Context: an optimization exercise on an open-source flow, tuned for a short achievable clock period and few clock cycles. The choices shown serve that exercise and are no tape-out recipe.
At most, simulation tests tie the RTL to the original design; equivalence was not proved.
Not every run is shown, and edits may drop behaviour that the tests do not exercise.
Only the layout flow was run in run 2; the RTL was not checked for function there.
Power figures rest on the tool's default switching activity, not on a simulated workload.

Figure 1. Metal 1 (run 1).
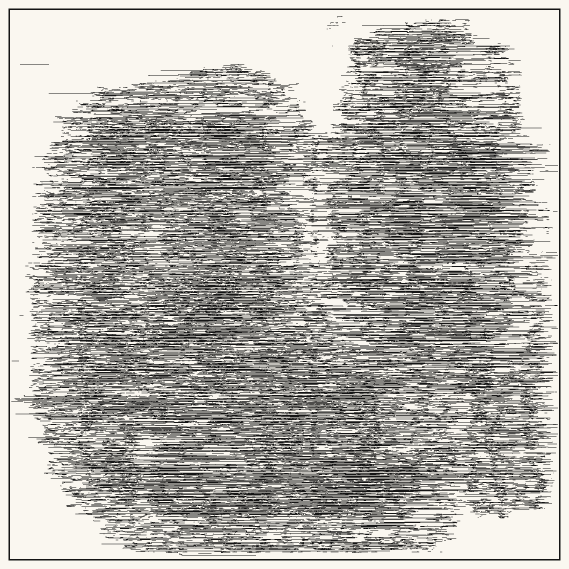
Figure 2. Met2 routing (run 1).
The bar under the picture is 200 um long. Cells faint in the background.
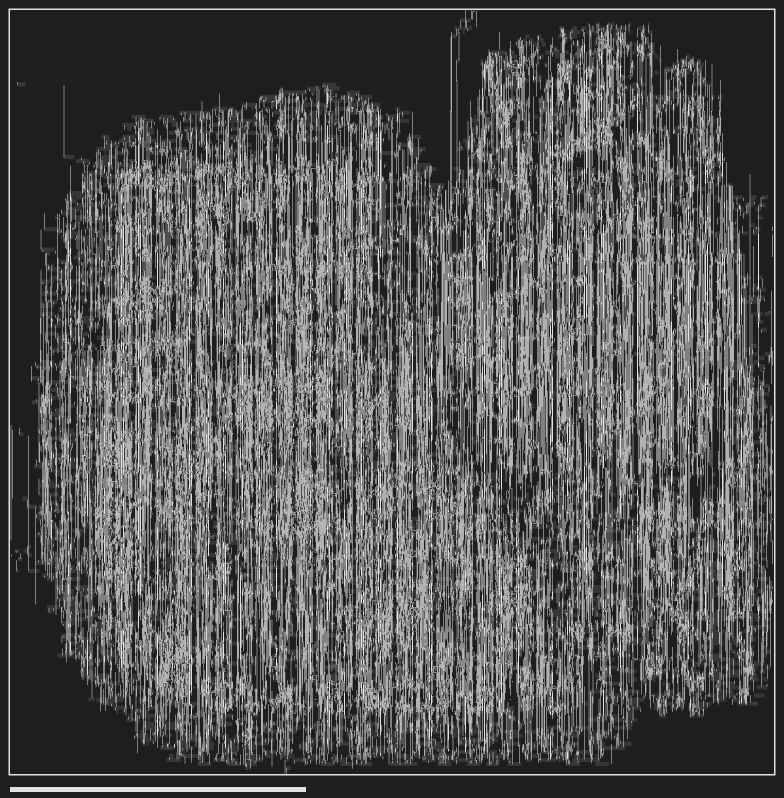
Figure 3. The metal 3 layer (run 1).
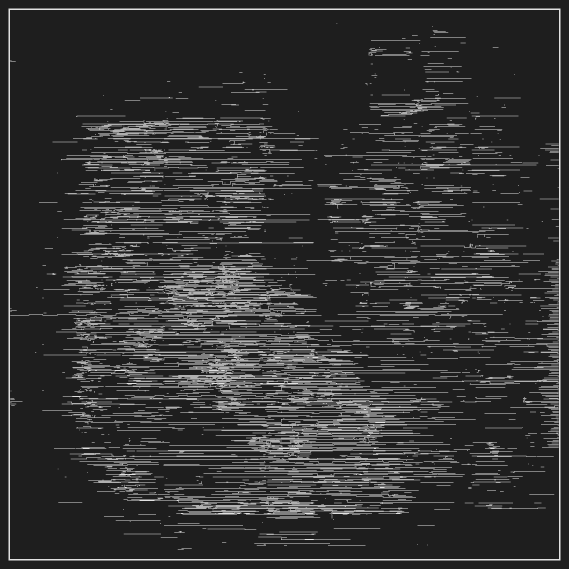
Figure 4. The metal 4 layer (run 1).
Cells faint in the background.
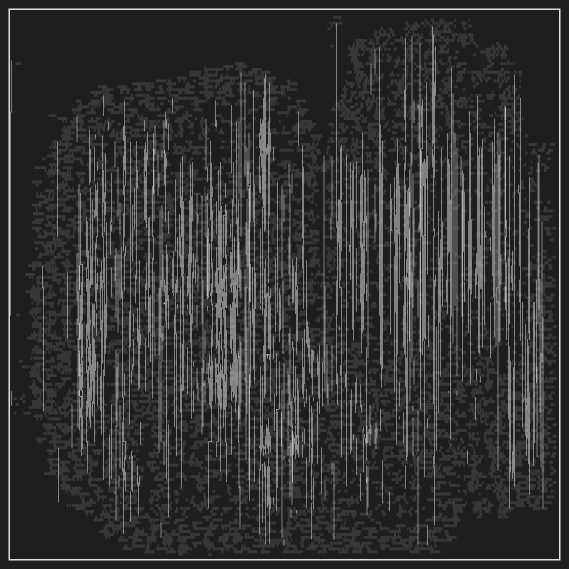
<file path="flow/run.sh">
#!/bin/bash
# synth_recipe.tcl (not shown) runs the flow's synth.tcl, then flattens the netlist and writes it again
# the make line also repeats each setting of config.mk as NAME=value (left out here)
make -C /OpenROAD-flow-scripts/flow DESIGN_CONFIG=/design/flow/config.mk WORK_HOME=/design/flow/orfs CLKGATE_MAP_FILE= SYNTH_SCRIPT=/design/flow/synth_recipe.tcl finish
</file>
<file path="flow/config.mk">
export PLATFORM = sky130hd
export DESIGN_NAME = processor
export DESIGN_NICKNAME = processor
export VERILOG_FILES = /design/flow/design.v
export SDC_FILE = /design/flow/constraint.sdc
export NUM_CORES = 4
export LEC_CHECK = 0
export CAP_MARGIN = 20
export CORE_MARGIN = 2
export CORE_UTILIZATION = 25
export PLACE_DENSITY = 0.45
export SETUP_SLACK_MARGIN = 0.5
export SLEW_MARGIN = 20
</file>
<file path="flow/constraint.sdc">
create_clock -name core_clock -period 12.0 [get_ports {clk}]
set_input_delay 2.4000 -clock core_clock [delete_from_list [all_inputs] [get_ports {clk}]]
set_output_delay 2.4000 -clock core_clock [all_outputs]
set_load 0.01 [all_outputs]
</file>
<file path="flow/design.v">
`timescale 1ns / 1ps
module processor(
	input clk,
	input rst_n,
	input [31:0] data_in,
	input [31:0] inst,
	output reg [31:0] inst_addr,
	output [31:0] data_out,
	output [31:0] data_addr,
	output data_wr
    );
	wire Reg_Write;
	wire Mem_Write;
	wire [31:0] PC;
	wire [1:0] PC_Src;
	wire [4:0] rs;
	wire [4:0] rt;
	wire [4:0] rd;
	wire [4:0] writereg;
	wire [31:0] writedata;
	wire regwrite;
	wire [31:0] readdata1;
	wire [31:0] readdata2;
	wire [1:0] Reg_Write_Dest_Source;
	wire [1:0] Reg_Write_Data_Source;
	assign rs = inst[25:21];
	assign rt = inst[20:16];
	assign rd = inst[15:11];
	mux5 mux_writeregdest(rd, rt, 5'b11111, 5'd0, Reg_Write_Dest_Source, writereg);
	wire [31:0] ALU_A;
	wire [31:0] ALU_B;
	wire [3:0] ALU_Control;
	wire [4:0] shamt;
	wire [31:0] ALU_Output;
	wire zero;
	wire [1:0] ALU_A_Source;
	wire [1:0] ALU_B_Source;
	wire [31:0] sign_extended;
	wire [31:0] shifted_sign_extended;
	wire extend_bit;
	assign sign_extended = {{16{extend_bit}}, inst[15:0]};
	assign shifted_sign_extended = sign_extended << 2;
	mux32 mux_ALU_A_handler(readdata1, readdata2, 32'd0, 32'd0, ALU_A_Source, ALU_A);
	mux32 mux_ALU_B_handler(sign_extended, readdata2, 32'd0, 32'd0, ALU_B_Source, ALU_B);
	assign shamt = inst[10:6];
	wire [31:0] jumpaddr;
	assign jumpaddr = {inst[31:28], inst[25:0], 2'b00};
	mux32 mux_nextPC(inst_addr + 4, inst_addr + 4 + shifted_sign_extended, readdata1, jumpaddr, PC_Src, PC);
	controller controller(inst, zero, Reg_Write_Dest_Source, ALU_A_Source, ALU_B_Source, ALU_Control, PC_Src, Reg_Write_Data_Source, Reg_Write, Mem_Write, extend_bit);
	assign regwrite = Reg_Write;
	registers registers(clk, rst_n, rs, rt, writereg, writedata, regwrite, readdata1, readdata2);	
	ALU ALU(ALU_A, ALU_B, ALU_Control, shamt, ALU_Output, zero);
	mux32 mux_writeregdata(data_in, {24'b0, data_in[31:24]}, inst_addr + 4, ALU_Output, Reg_Write_Data_Source, writedata);
	assign data_out = readdata2;
	assign data_addr = ALU_Output;
	assign data_wr = Mem_Write;
	always@(posedge clk or negedge rst_n) begin
		if(~rst_n) begin
			inst_addr <= 32'd0;
		end else begin
			inst_addr <= PC;
		end
	end
endmodule
`timescale 1ns / 1ps
module controller(
	input [31:0] inst,	
	input zero,								 
	output [1:0] Reg_Write_Dest_Source,		 
	output [1:0] ALU_A_Source,				 
	output [1:0] ALU_B_Source,				 
	output reg [3:0] ALU_Control,			 
	output [1:0] PC_Src,					 
	output [1:0] Reg_Write_Data_Source,		 
	output Reg_Write,						 
	output Mem_Write,						 
	output extend_bit						 
    );
	wire l_type, lw, lb;
	wire s_type, sw;
	wire r_type;
	wire i_type, addi, andi, ori, slti, lui;	
	wire b_type;
	wire j_type, j, jal, jr;
	assign lw 		= inst[31] & ~inst[30] & ~inst[29] & ~inst[28] & inst[27] & inst[26];
	assign lb 		= inst[31] & ~inst[30] & ~inst[29] & ~inst[28] & ~inst[27] & ~inst[26];
	assign l_type 	= lw | lb;
	assign sw 		= inst[31] & ~inst[30] & inst[29] & ~inst[28] & inst[27] & inst[26];
	assign s_type	= sw;
	assign j 		= ~inst[31] & ~inst[30] & ~inst[29] & ~inst[28] & inst[27] & ~inst[26];
	assign jal 		= ~inst[31] & ~inst[30] & ~inst[29] & ~inst[28] & inst[27] & inst[26];
	assign jr 		= ~inst[31] & ~inst[30] & ~inst[29] & ~inst[28] & ~inst[27] & ~inst[26] & ~inst[5] & ~inst[4] & inst[3] & ~inst[2] & ~inst[1] & ~inst[0];
	assign j_type 	= j | jal | jr;
	assign r_type	= ~inst[31] & ~inst[30] & ~inst[29] & ~inst[28] & ~inst[27] & ~inst[26] & ~jr;
	assign addi		= ~inst[31] & ~inst[30] & inst[29] & ~inst[28] & ~inst[27] & ~inst[26];
	assign andi		= ~inst[31] & ~inst[30] & inst[29] & inst[28] & ~inst[27] & ~inst[26];
	assign ori 		= ~inst[31] & ~inst[30] & inst[29] & inst[28] & ~inst[27] & inst[26];
	assign slti		= ~inst[31] & ~inst[30] & inst[29] & ~inst[28] & inst[27] & ~inst[26];
	assign lui		= ~inst[31] & ~inst[30] & inst[29] & inst[28] & inst[27] & inst[26];
	assign i_type	= addi | andi | ori | slti | lui;
	assign b_type	= ~inst[31] & ~inst[30] & ~inst[29] & inst[28] & ~inst[27];
	assign Reg_Write_Dest_Source[1] = jal;
	assign Reg_Write_Dest_Source[0] = l_type | i_type;
	assign Reg_Write_Data_Source[1] = r_type | i_type | jal;
	assign Reg_Write_Data_Source[0] = r_type | i_type | lb;
	assign ALU_A_Source[1] = 0;
	assign ALU_A_Source[0] = lui;
	assign ALU_B_Source[1] = 0;
	assign ALU_B_Source[0] = r_type | b_type;
	assign PC_Src[1] = j_type;
	assign PC_Src[0] = ((zero ^ inst[26]) & b_type) | j | jal;
	assign Reg_Write = l_type | r_type | i_type | jal;				 
	assign Mem_Write = s_type;
	always@(*) begin
		ALU_Control = 4'b0000;
		case(inst[31:26])
			6'b000000: begin							 
				case(inst[5:0])
					6'b000000: ALU_Control = 4'b0100;		 
					6'b000010: ALU_Control = 4'b0101;		 
					6'b000011: ALU_Control = 4'b0110;		 
					6'b100000: ALU_Control = 4'b0000;		 
					6'b100010: ALU_Control = 4'b0001;		 
					6'b100100: ALU_Control = 4'b0010;		 
					6'b100101: ALU_Control = 4'b0011;		 
					6'b101010: ALU_Control = 4'b1000;		 
				endcase
			end
			6'b000100: ALU_Control = 4'b0001;				 
			6'b000101: ALU_Control = 4'b0001;				 
			6'b001000: ALU_Control = 4'b0000;				 
			6'b001100: ALU_Control = 4'b0010;				 
			6'b001101: ALU_Control = 4'b0011;				 
			6'b001010: ALU_Control = 4'b1000;				 
			6'b001111: ALU_Control = 4'b0111;				 
			6'b100011: ALU_Control = 4'b0000;				 
			6'b100000: ALU_Control = 4'b0000;				 
			6'b101011: ALU_Control = 4'b0000;				 
		endcase
	end
	assign extend_bit = andi | (inst[15] & ~ori);
endmodule
`timescale 1ns / 1ps
module ALU(
	input [31:0] ALU_A,
	input [31:0] ALU_B,
	input [3:0] ALU_Control,
	input [4:0] shamt,
	output reg [31:0] ALU_Output,
	output reg zero
    );
	always@(*) begin
		case(ALU_Control)
			4'b0000: ALU_Output = ALU_A + ALU_B;				 
			4'b0001: ALU_Output = ALU_A - ALU_B;				 
			4'b0010: ALU_Output = ALU_A & ALU_B;				 
			4'b0011: ALU_Output = ALU_A | ALU_B;				 
			4'b0100: ALU_Output = ALU_B << shamt;				 
			4'b0101: ALU_Output = ALU_B >> shamt;				 
			4'b0110: begin										 
				if(shamt == 0) begin
					ALU_Output = ALU_B;
				end else begin
					ALU_Output = (ALU_B >> shamt) | ({32{ALU_B[31]}} << (31 - shamt));
				end
			end
			4'b0111: ALU_Output = {ALU_B[15:0], ALU_A[15:0]};	 
			4'b1000: ALU_Output = ($signed(ALU_A) < $signed(ALU_B)) ? 32'd1 : 32'd0;	 
			default: ALU_Output = 32'd0;
		endcase
		zero = ((ALU_A - ALU_B) == 0) ? 1:0;
	end
endmodule
`timescale 1ns / 1ps
module registers(
	input clk,
	input rst_n,
	input [4:0] readreg1,
	input [4:0] readreg2,
	input [4:0] writereg,
	input [31:0] writedata,
	input regwrite,						 
	output reg [31:0] readdata1,
	output reg [31:0] readdata2
    );
	integer i;
	reg [31:0] regfile [0:31];
	always@(*) begin
		if (readreg1 == 0) readdata1 = 0;
		else readdata1 = regfile[readreg1];
	end
	always@(*) begin
		if (readreg2 == 0) readdata2 = 0;
		else readdata2 = regfile[readreg2];
	end
	always@(posedge clk or negedge rst_n) begin
		if(~rst_n) begin
			regfile[0]  <= 32'b0;
			regfile[1]  <= 32'b0;
			regfile[2]  <= 32'b0;
			regfile[3]  <= 32'b0;
			regfile[4]  <= 32'b0;
			regfile[5]  <= 32'b0;
			regfile[6]  <= 32'b0;
			regfile[7]  <= 32'b0;
			regfile[8]  <= 32'b0;
			regfile[9]  <= 32'b0;
			regfile[10] <= 32'b0;
			regfile[11] <= 32'b0;
			regfile[12] <= 32'b0;
			regfile[13] <= 32'b0;
			regfile[14] <= 32'b0;
			regfile[15] <= 32'b0;
			regfile[16] <= 32'b0;
			regfile[17] <= 32'b0;
			regfile[18] <= 32'b0;
			regfile[19] <= 32'b0;
			regfile[20] <= 32'b0;
			regfile[21] <= 32'b0;
			regfile[22] <= 32'b0;
			regfile[23] <= 32'b0;
			regfile[24] <= 32'b0;
			regfile[25] <= 32'b0;
			regfile[26] <= 32'b0;
			regfile[27] <= 32'b0;
			regfile[28] <= 32'b0;
			regfile[29] <= 32'b0;
			regfile[30] <= 32'b0;
			regfile[31] <= 32'b0;
		end else begin
			if(regwrite && writereg) begin
				regfile[writereg] <= writedata;
			end
		end	
	end
endmodule
`timescale 1ns / 1ps
module mux5(
	input [4:0] input0,
	input [4:0] input1,
	input [4:0] input2,
	input [4:0] input3,
	input [1:0] select,
	output reg [4:0] mux_out
    );
	always@(input0 or input1 or input2 or input3 or select) begin
		case(select)
			2'd0: mux_out = input0;
			2'd1: mux_out = input1;
			2'd2: mux_out = input2;
			2'd3: mux_out = input3;
		endcase
	end
endmodule
`timescale 1ns / 1ps
module mux32(
	input [31:0] input0,
	input [31:0] input1,
	input [31:0] input2,
	input [31:0] input3,
	input [1:0] select,
	output reg [31:0] mux_out
    );
	always@(input0 or input1 or input2 or input3 or select) begin
		case(select)
			2'd0: mux_out = input0;
			2'd1: mux_out = input1;
			2'd2: mux_out = input2;
			2'd3: mux_out = input3;
		endcase
	end
endmodule
</file>
==> reports/results.ini, run 1 <==
[timing]
report.final.slew_viol_count=0
fin_crit_ns=11.59
fin_setup_tns_ns=0

[cts]
cts_hold_buf=0
cts_root_buffer=clkbuf_16

[layout]
largestClassByArea=multi-input gates
syn_to_final_growth_pct=30.0
top_regs=registers.regfile x992, inst_addr x32
fin_area_um2=85500
final_nets=9040
clkbuf_count=165

[worst_setup_path]
cp.arrival_ns=9.19
r2r_slack_ns=3.72

[route]
wl_met3_um=58500
ant_nets=0
drc=0
first_pass_iters=9

[power]
leakage_nw=38.2
pwr-share-clk=0.299
swShare=0.398
seq-power_w=0.00480

[synthesis]
ys_seq_area_frac=0.390
synth_common_cells=1113 x nand2_1, 1024 x dfrtp_1, 794 x o21ai_0
synth_top_family_by_area=compound AO/OA/AOI/OAI gates
synth_simple_gate_area_share=0.219

[place]
dp_hpwl_um=389000
dpl_cell_area_um2=80000
gp_congestion=1.06

[worst_hold_path]
whs_path_depth=2

[floorplan]
io_pins=163
core_um2=262000

[global_routing]
antenna_found_initial=73

[run_status]
outcome=timing/DRC/antenna clean

Testbench counts for the RTL of run 1, summed over its fixed seeds: cycles 26,967.
-- Figure 1 (at the start) --
The wires run mostly horizontal. The longest straight run is 151 um. 8522 nets have wire on it. The layer holds 40% of the routed length. The layer carries 207 mm of wire.

-- Figure 2 (at the start) --
The layer holds 41% of the routed length. 7139 nets have wire on it.

-- Figure 3 (at the start) --
The wires run mostly horizontal. The longest straight run is 263 um. The layer carries 58.5 mm of wire. 1721 nets have wire on it. The layer holds 11% of the routed length.
via count: 78300
met3 GRT Util: 0.114
DRT Wirelength: 523000 um

-- Figure 4 (at the start) --
The layer holds 8.5% of the routed length. The layer carries 44.6 mm of wire. 491 nets have wire on it. The wires run mostly vertical.

## Run 2: files that changed since run 1, shown whole
==> flow/design.v <==
module processor(
	input clk,
	input rst_n,
	input [31:0] data_in,
	input [31:0] inst,
	output reg [31:0] inst_addr,
	output [31:0] data_out,
	output [31:0] data_addr,
	output data_wr
    );
	wire [4:0] rs = inst[25:21];
	wire [4:0] rt = inst[20:16];
	wire f_j, f_jal, f_jr, f_br, f_bne, f_load, f_lb, f_store, f_we, f_use_rs, f_use_rt, f_use_imm;
	wire [4:0] f_dest;
	wire [31:0] f_imm;
	wire f_add, f_sub, f_and, f_or, f_slt, f_sll, f_srl, f_sra, f_lui;
	controller ctl(inst, f_j, f_jal, f_jr, f_br, f_bne, f_load, f_lb, f_store, f_we, f_dest,
		f_use_rs, f_use_rt, f_use_imm, f_imm,
		f_add, f_sub, f_and, f_or, f_slt, f_sll, f_srl, f_sra, f_lui);
	reg m_we, m_load, m_lb, m_wr;
	reg [4:0] m_rd;
	reg [31:0] m_res, m_sd;
	wire [31:0] m_wdata = m_load ? (m_lb ? {24'd0, data_in[31:24]} : data_in) : m_res;
	wire [31:0] f_a, f_b;
	registers rf(clk, rst_n, rs, rt, m_rd, m_wdata, m_we, f_a, f_b);
	reg e_valid, e_we, e_load, e_lb, e_store, e_br, e_bne, e_jr, e_pred, e_jal, e_use_imm;
	reg e_add, e_sub, e_and, e_or, e_slt, e_sll, e_srl, e_sra, e_lui;
	reg e_fa, e_fb;
	reg [4:0] e_rd;
	reg [31:0] e_a, e_b, e_imm, e_alt, e_pc4;
	wire e_ld_live = e_valid & e_load & e_we;
	wire stall = e_ld_live & ((f_use_rs & (rs == e_rd)) | (f_use_rt & (rt == e_rd)));
	wire [31:0] pc4 = inst_addr + 32'd4;
	wire [31:0] btarget = pc4 + {{14{inst[15]}}, inst[15:0], 2'b00};
	wire [31:0] jtarget = {4'b0000, inst[25:0], 2'b00};
	wire f_pred = f_br & inst[15];
	wire [31:0] A = e_fa ? m_res : e_a;
	wire [31:0] B = e_fb ? m_res : e_b;
	wire [31:0] alu_out;
	ALU alu(A, e_use_imm ? e_imm : B, e_imm[10:6],
		e_add, e_sub, e_and, e_or, e_slt, e_sll, e_srl, e_sra, e_lui, e_imm[15:0], alu_out);
	wire [31:0] e_res = e_jal ? e_pc4 : alu_out;
	wire eq = (A == B);
	wire taken = e_bne ? ~eq : eq;
	wire mispredict = e_valid & ((e_br & (taken ^ e_pred)) | e_jr);
	wire [31:0] redirect = e_jr ? A : e_alt;
	wire f_go = ~mispredict & ~stall;
	always @(posedge clk or negedge rst_n) begin
		if (~rst_n) begin
			inst_addr <= 32'd0;
		end else if (mispredict) begin
			inst_addr <= redirect;
		end else if (~stall) begin
			if (f_j) inst_addr <= jtarget;
			else if (f_pred) inst_addr <= btarget;
			else inst_addr <= pc4;
		end
	end
	always @(posedge clk or negedge rst_n) begin
		if (~rst_n) begin
			e_valid <= 1'b0;
			e_we <= 1'b0; e_load <= 1'b0; e_lb <= 1'b0; e_store <= 1'b0; e_br <= 1'b0; e_bne <= 1'b0;
			e_jr <= 1'b0; e_pred <= 1'b0; e_jal <= 1'b0; e_use_imm <= 1'b0;
			e_add <= 1'b0; e_sub <= 1'b0; e_and <= 1'b0; e_or <= 1'b0; e_slt <= 1'b0;
			e_sll <= 1'b0; e_srl <= 1'b0; e_sra <= 1'b0; e_lui <= 1'b0;
			e_fa <= 1'b0; e_fb <= 1'b0; e_rd <= 5'd0;
			e_a <= 32'd0; e_b <= 32'd0; e_imm <= 32'd0; e_alt <= 32'd0; e_pc4 <= 32'd0;
		end else begin
			e_valid <= f_go;
			e_we <= f_we & (f_dest != 5'd0);
			e_load <= f_load; e_lb <= f_lb; e_store <= f_store; e_br <= f_br; e_bne <= f_bne;
			e_jr <= f_jr; e_pred <= f_pred; e_jal <= f_jal; e_use_imm <= f_use_imm;
			e_add <= f_add; e_sub <= f_sub; e_and <= f_and; e_or <= f_or; e_slt <= f_slt;
			e_sll <= f_sll; e_srl <= f_srl; e_sra <= f_sra; e_lui <= f_lui;
			e_fa <= e_valid & e_we & (rs == e_rd);
			e_fb <= e_valid & e_we & (rt == e_rd);
			e_rd <= f_dest;
			e_a <= f_a; e_b <= f_b; e_imm <= f_imm;
			e_alt <= f_pred ? pc4 : btarget;
			e_pc4 <= pc4;
		end
	end
	always @(posedge clk or negedge rst_n) begin
		if (~rst_n) begin
			m_we <= 1'b0; m_load <= 1'b0; m_lb <= 1'b0; m_wr <= 1'b0;
			m_rd <= 5'd0; m_res <= 32'd0; m_sd <= 32'd0;
		end else begin
			m_we <= e_valid & e_we;
			m_load <= e_load;
			m_lb <= e_lb;
			m_wr <= e_valid & e_store;
			m_rd <= e_rd;
			m_res <= e_res;
			m_sd <= B;
		end
	end
	assign data_addr = m_res;
	assign data_out = m_sd;
	assign data_wr = m_wr;
endmodule
module controller(
	input [31:0] inst,
	output is_j,			 
	output is_jal,
	output is_jr,
	output is_br,			 
	output is_bne,
	output is_load,
	output is_lb,
	output is_store,
	output reg_write,		 
	output [4:0] dest,
	output use_rs,
	output use_rt,
	output use_imm,			 
	output [31:0] imm,		 
	output op_add,
	output op_sub,
	output op_and,
	output op_or,
	output op_slt,
	output op_sll,
	output op_srl,
	output op_sra,
	output op_lui
    );
	wire [5:0] op = inst[31:26];
	wire [5:0] fn = inst[5:0];
	wire r_type = (op == 6'b000000);
	assign is_jr  = r_type & (fn == 6'b001000);
	wire r_alu  = r_type & ~is_jr;
	wire f_sll  = r_alu & (fn == 6'b000000);
	wire f_srl  = r_alu & (fn == 6'b000010);
	wire f_sra  = r_alu & (fn == 6'b000011);
	wire f_sub  = r_alu & (fn == 6'b100010);
	wire f_and  = r_alu & (fn == 6'b100100);
	wire f_or   = r_alu & (fn == 6'b100101);
	wire f_slt  = r_alu & (fn == 6'b101010);
	wire shift  = f_sll | f_srl | f_sra;
	wire j     = (op == 6'b000010);
	assign is_jal = (op == 6'b000011);
	assign is_j   = j | is_jal;
	assign is_br  = (op[5:1] == 5'b00010);
	assign is_bne = op[0];
	wire addi  = (op == 6'b001000);
	wire slti  = (op == 6'b001010);
	wire andi  = (op == 6'b001100);
	wire ori   = (op == 6'b001101);
	wire lui   = (op == 6'b001111);
	wire lw    = (op == 6'b100011);
	assign is_lb    = (op == 6'b100000);
	assign is_load  = lw | is_lb;
	assign is_store = (op == 6'b101011);
	assign reg_write = r_alu | addi | slti | andi | ori | lui | is_load | is_jal;
	assign dest = r_type ? inst[15:11] : is_jal ? 5'd31 : inst[20:16];
	assign use_rs = (r_alu & ~shift) | is_jr | is_br | addi | slti | andi | ori | is_load | is_store;
	assign use_rt = r_alu | is_br | is_store | lui;
	assign use_imm = addi | slti | andi | ori | is_load | is_store;
	assign imm = andi ? {16'hFFFF, inst[15:0]} :
	             (ori | lui) ? {16'h0000, inst[15:0]} :
	             {{16{inst[15]}}, inst[15:0]};
	assign op_sub = f_sub;
	assign op_and = f_and | andi;
	assign op_or  = f_or | ori;
	assign op_slt = f_slt | slti;
	assign op_sll = f_sll;
	assign op_srl = f_srl;
	assign op_sra = f_sra;
	assign op_lui = lui;
	assign op_add = ~(op_sub | op_and | op_or | op_slt | shift | lui);
endmodule
module ALU(
	input [31:0] A,
	input [31:0] B,
	input [4:0] shamt,
	input op_add,
	input op_sub,
	input op_and,
	input op_or,
	input op_slt,
	input op_sll,
	input op_srl,
	input op_sra,
	input op_lui,
	input [15:0] lui_imm,
	output [31:0] result
    );
	wire [31:0] sum  = A + B;
	wire [31:0] diff = A - B;
	wire lt = $signed(A) < $signed(B);
	wire [31:0] shl = B << shamt;
	wire [31:0] shr = B >> shamt;
	wire [31:0] sra = $signed(B) >>> shamt;
	assign result = ({32{op_add}} & sum)
	              | ({32{op_sub}} & diff)
	              | ({32{op_and}} & (A & B))
	              | ({32{op_or}}  & (A | B))
	              | ({32{op_slt}} & {31'd0, lt})
	              | ({32{op_sll}} & shl)
	              | ({32{op_srl}} & shr)
	              | ({32{op_sra}} & sra)
	              | ({32{op_lui}} & {lui_imm, B[15:0]});
endmodule
module registers(
	input clk,
	input rst_n,
	input [4:0] readreg1,
	input [4:0] readreg2,
	input [4:0] writereg,
	input [31:0] writedata,
	input regwrite,
	output [31:0] readdata1,
	output [31:0] readdata2
    );
	reg [31:0] regfile [1:31];
	integer i;
	always @(posedge clk or negedge rst_n) begin
		if (~rst_n) begin
			for (i = 1; i < 32; i = i + 1) regfile[i] <= 32'b0;
		end else if (regwrite && writereg != 5'd0) begin
			regfile[writereg] <= writedata;
		end
	end
	wire byp1 = regwrite && (writereg == readreg1);
	wire byp2 = regwrite && (writereg == readreg2);
	wire [31:0] rd1 = (readreg1 == 5'd0) ? 32'd0 : regfile[readreg1];
	wire [31:0] rd2 = (readreg2 == 5'd0) ? 32'd0 : regfile[readreg2];
	assign readdata1 = (byp1 && readreg1 != 5'd0) ? writedata : rd1;
	assign readdata2 = (byp2 && readreg2 != 5'd0) ? writedata : rd2;
endmodule
`timescale 1ns / 1ps
module mux5(
	input [4:0] input0,
	input [4:0] input1,
	input [4:0] input2,
	input [4:0] input3,
	input [1:0] select,
	output reg [4:0] mux_out
    );
	always@(input0 or input1 or input2 or input3 or select) begin
		case(select)
			2'd0: mux_out = input0;
			2'd1: mux_out = input1;
			2'd2: mux_out = input2;
			2'd3: mux_out = input3;
		endcase
	end
endmodule
`timescale 1ns / 1ps
module mux32(
	input [31:0] input0,
	input [31:0] input1,
	input [31:0] input2,
	input [31:0] input3,
	input [1:0] select,
	output reg [31:0] mux_out
    );
	always@(input0 or input1 or input2 or input3 or select) begin
		case(select)
			2'd0: mux_out = input0;
			2'd1: mux_out = input1;
			2'd2: mux_out = input2;
			2'd3: mux_out = input3;
		endcase
	end
endmodule
Figure 5. The metal 3 layer (run 2).
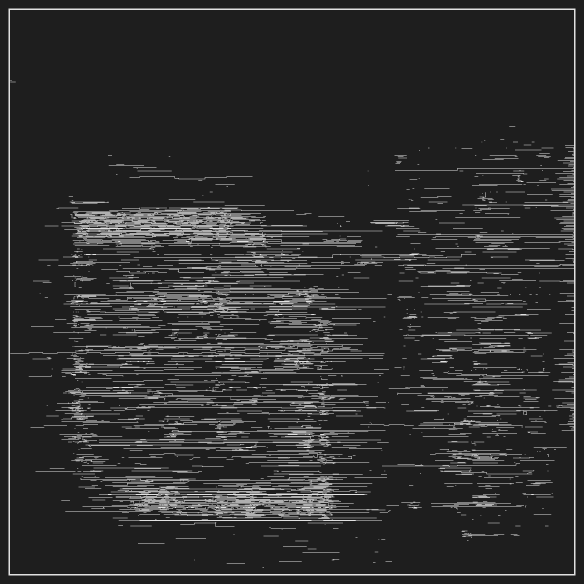
The layer holds 11% of the routed length. 1217 nets have wire on it. The wires run mostly horizontal. The layer carries 46.2 mm of wire.

Figure 6. The metal 4 layer (run 2).
Cells faint in the background.
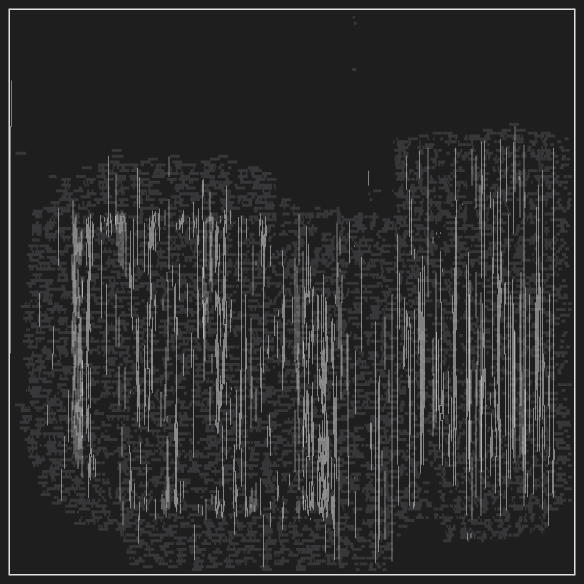
The layer holds 7.2% of the routed length. The wires run mostly vertical. The layer carries 29.1 mm of wire. 322 nets have wire on it.
DRT Wirelength: 406000 um
via count: 69500

==> reports/results.ini, run 2 <==
[route]
first_pass_iters=12
ant_nets=0

[place]
dpl_cell_area_um2=76000

[floorplan]
core_um2=276000
io_pins=163

[worst_setup_path]
r2r_slack_ns=5.46
cp.arrival_ns=7.31

[global_routing]
antenna_found_initial=45
grtUsageMet3=0.0918

[power]
seq-power_w=0.00635
leakage_nw=33.1
pwr-share-clk=0.292
swShare=0.405

[layout]
largestClassByArea=multi-input gates
final_nets=7849
syn_to_final_growth_pct=17.0

[cts]
cts_hold_buf=0
cts_root_buffer=clkbuf_16

[synthesis]
ys_seq_area_frac=0.457
synth_top_family_by_area=compound AO/OA/AOI/OAI gates
synth_common_cells=1267 x dfrtp_1, 1065 x nand2_1, 993 x o21ai_0
synth_simple_gate_area_share=0.136

[timing]
fin_setup_tns_ns=0
fin_crit_ns=6.54
report.final.slew_viol_count=0

[run_status]
outcome=timing/DRC/antenna clean

-- static timing again, ports no longer ideal --
Ports are ideal in the flow. The routed layouts listed here were re-timed in OpenROAD.
Step 1 sets driving cells, clkbuf_16 on the clock port and buf_2 on the other inputs (assumed; they add their load-dependent delay and slew).
Step 2 moves the port delays by t, midway between the first and last clock arrival at a register: inputs arrive t later, outputs are due t later. That takes back most of the time a late clock gives input paths.
Slacks: ideal ports / drivers / drivers and shift; pairs: ideal ports / drivers.
run | t, ns | setup slack, ns | slew at the worst register clock pin (ns) | pins driven straight from the clock port
run 1 | 0.879 | 0.415 / 0.375 / 0.375 | 0.07 / 0.07 | 1
run 2 | 0.929 | 5.461 / 5.461 / 4.779 | 0.08 / 0.08 | 1
After both steps every run listed still meets setup and hold. For run 2, which loses most, drivers alone change the setup slack by 0.000 ns; drivers and shift together by -0.682 ns.
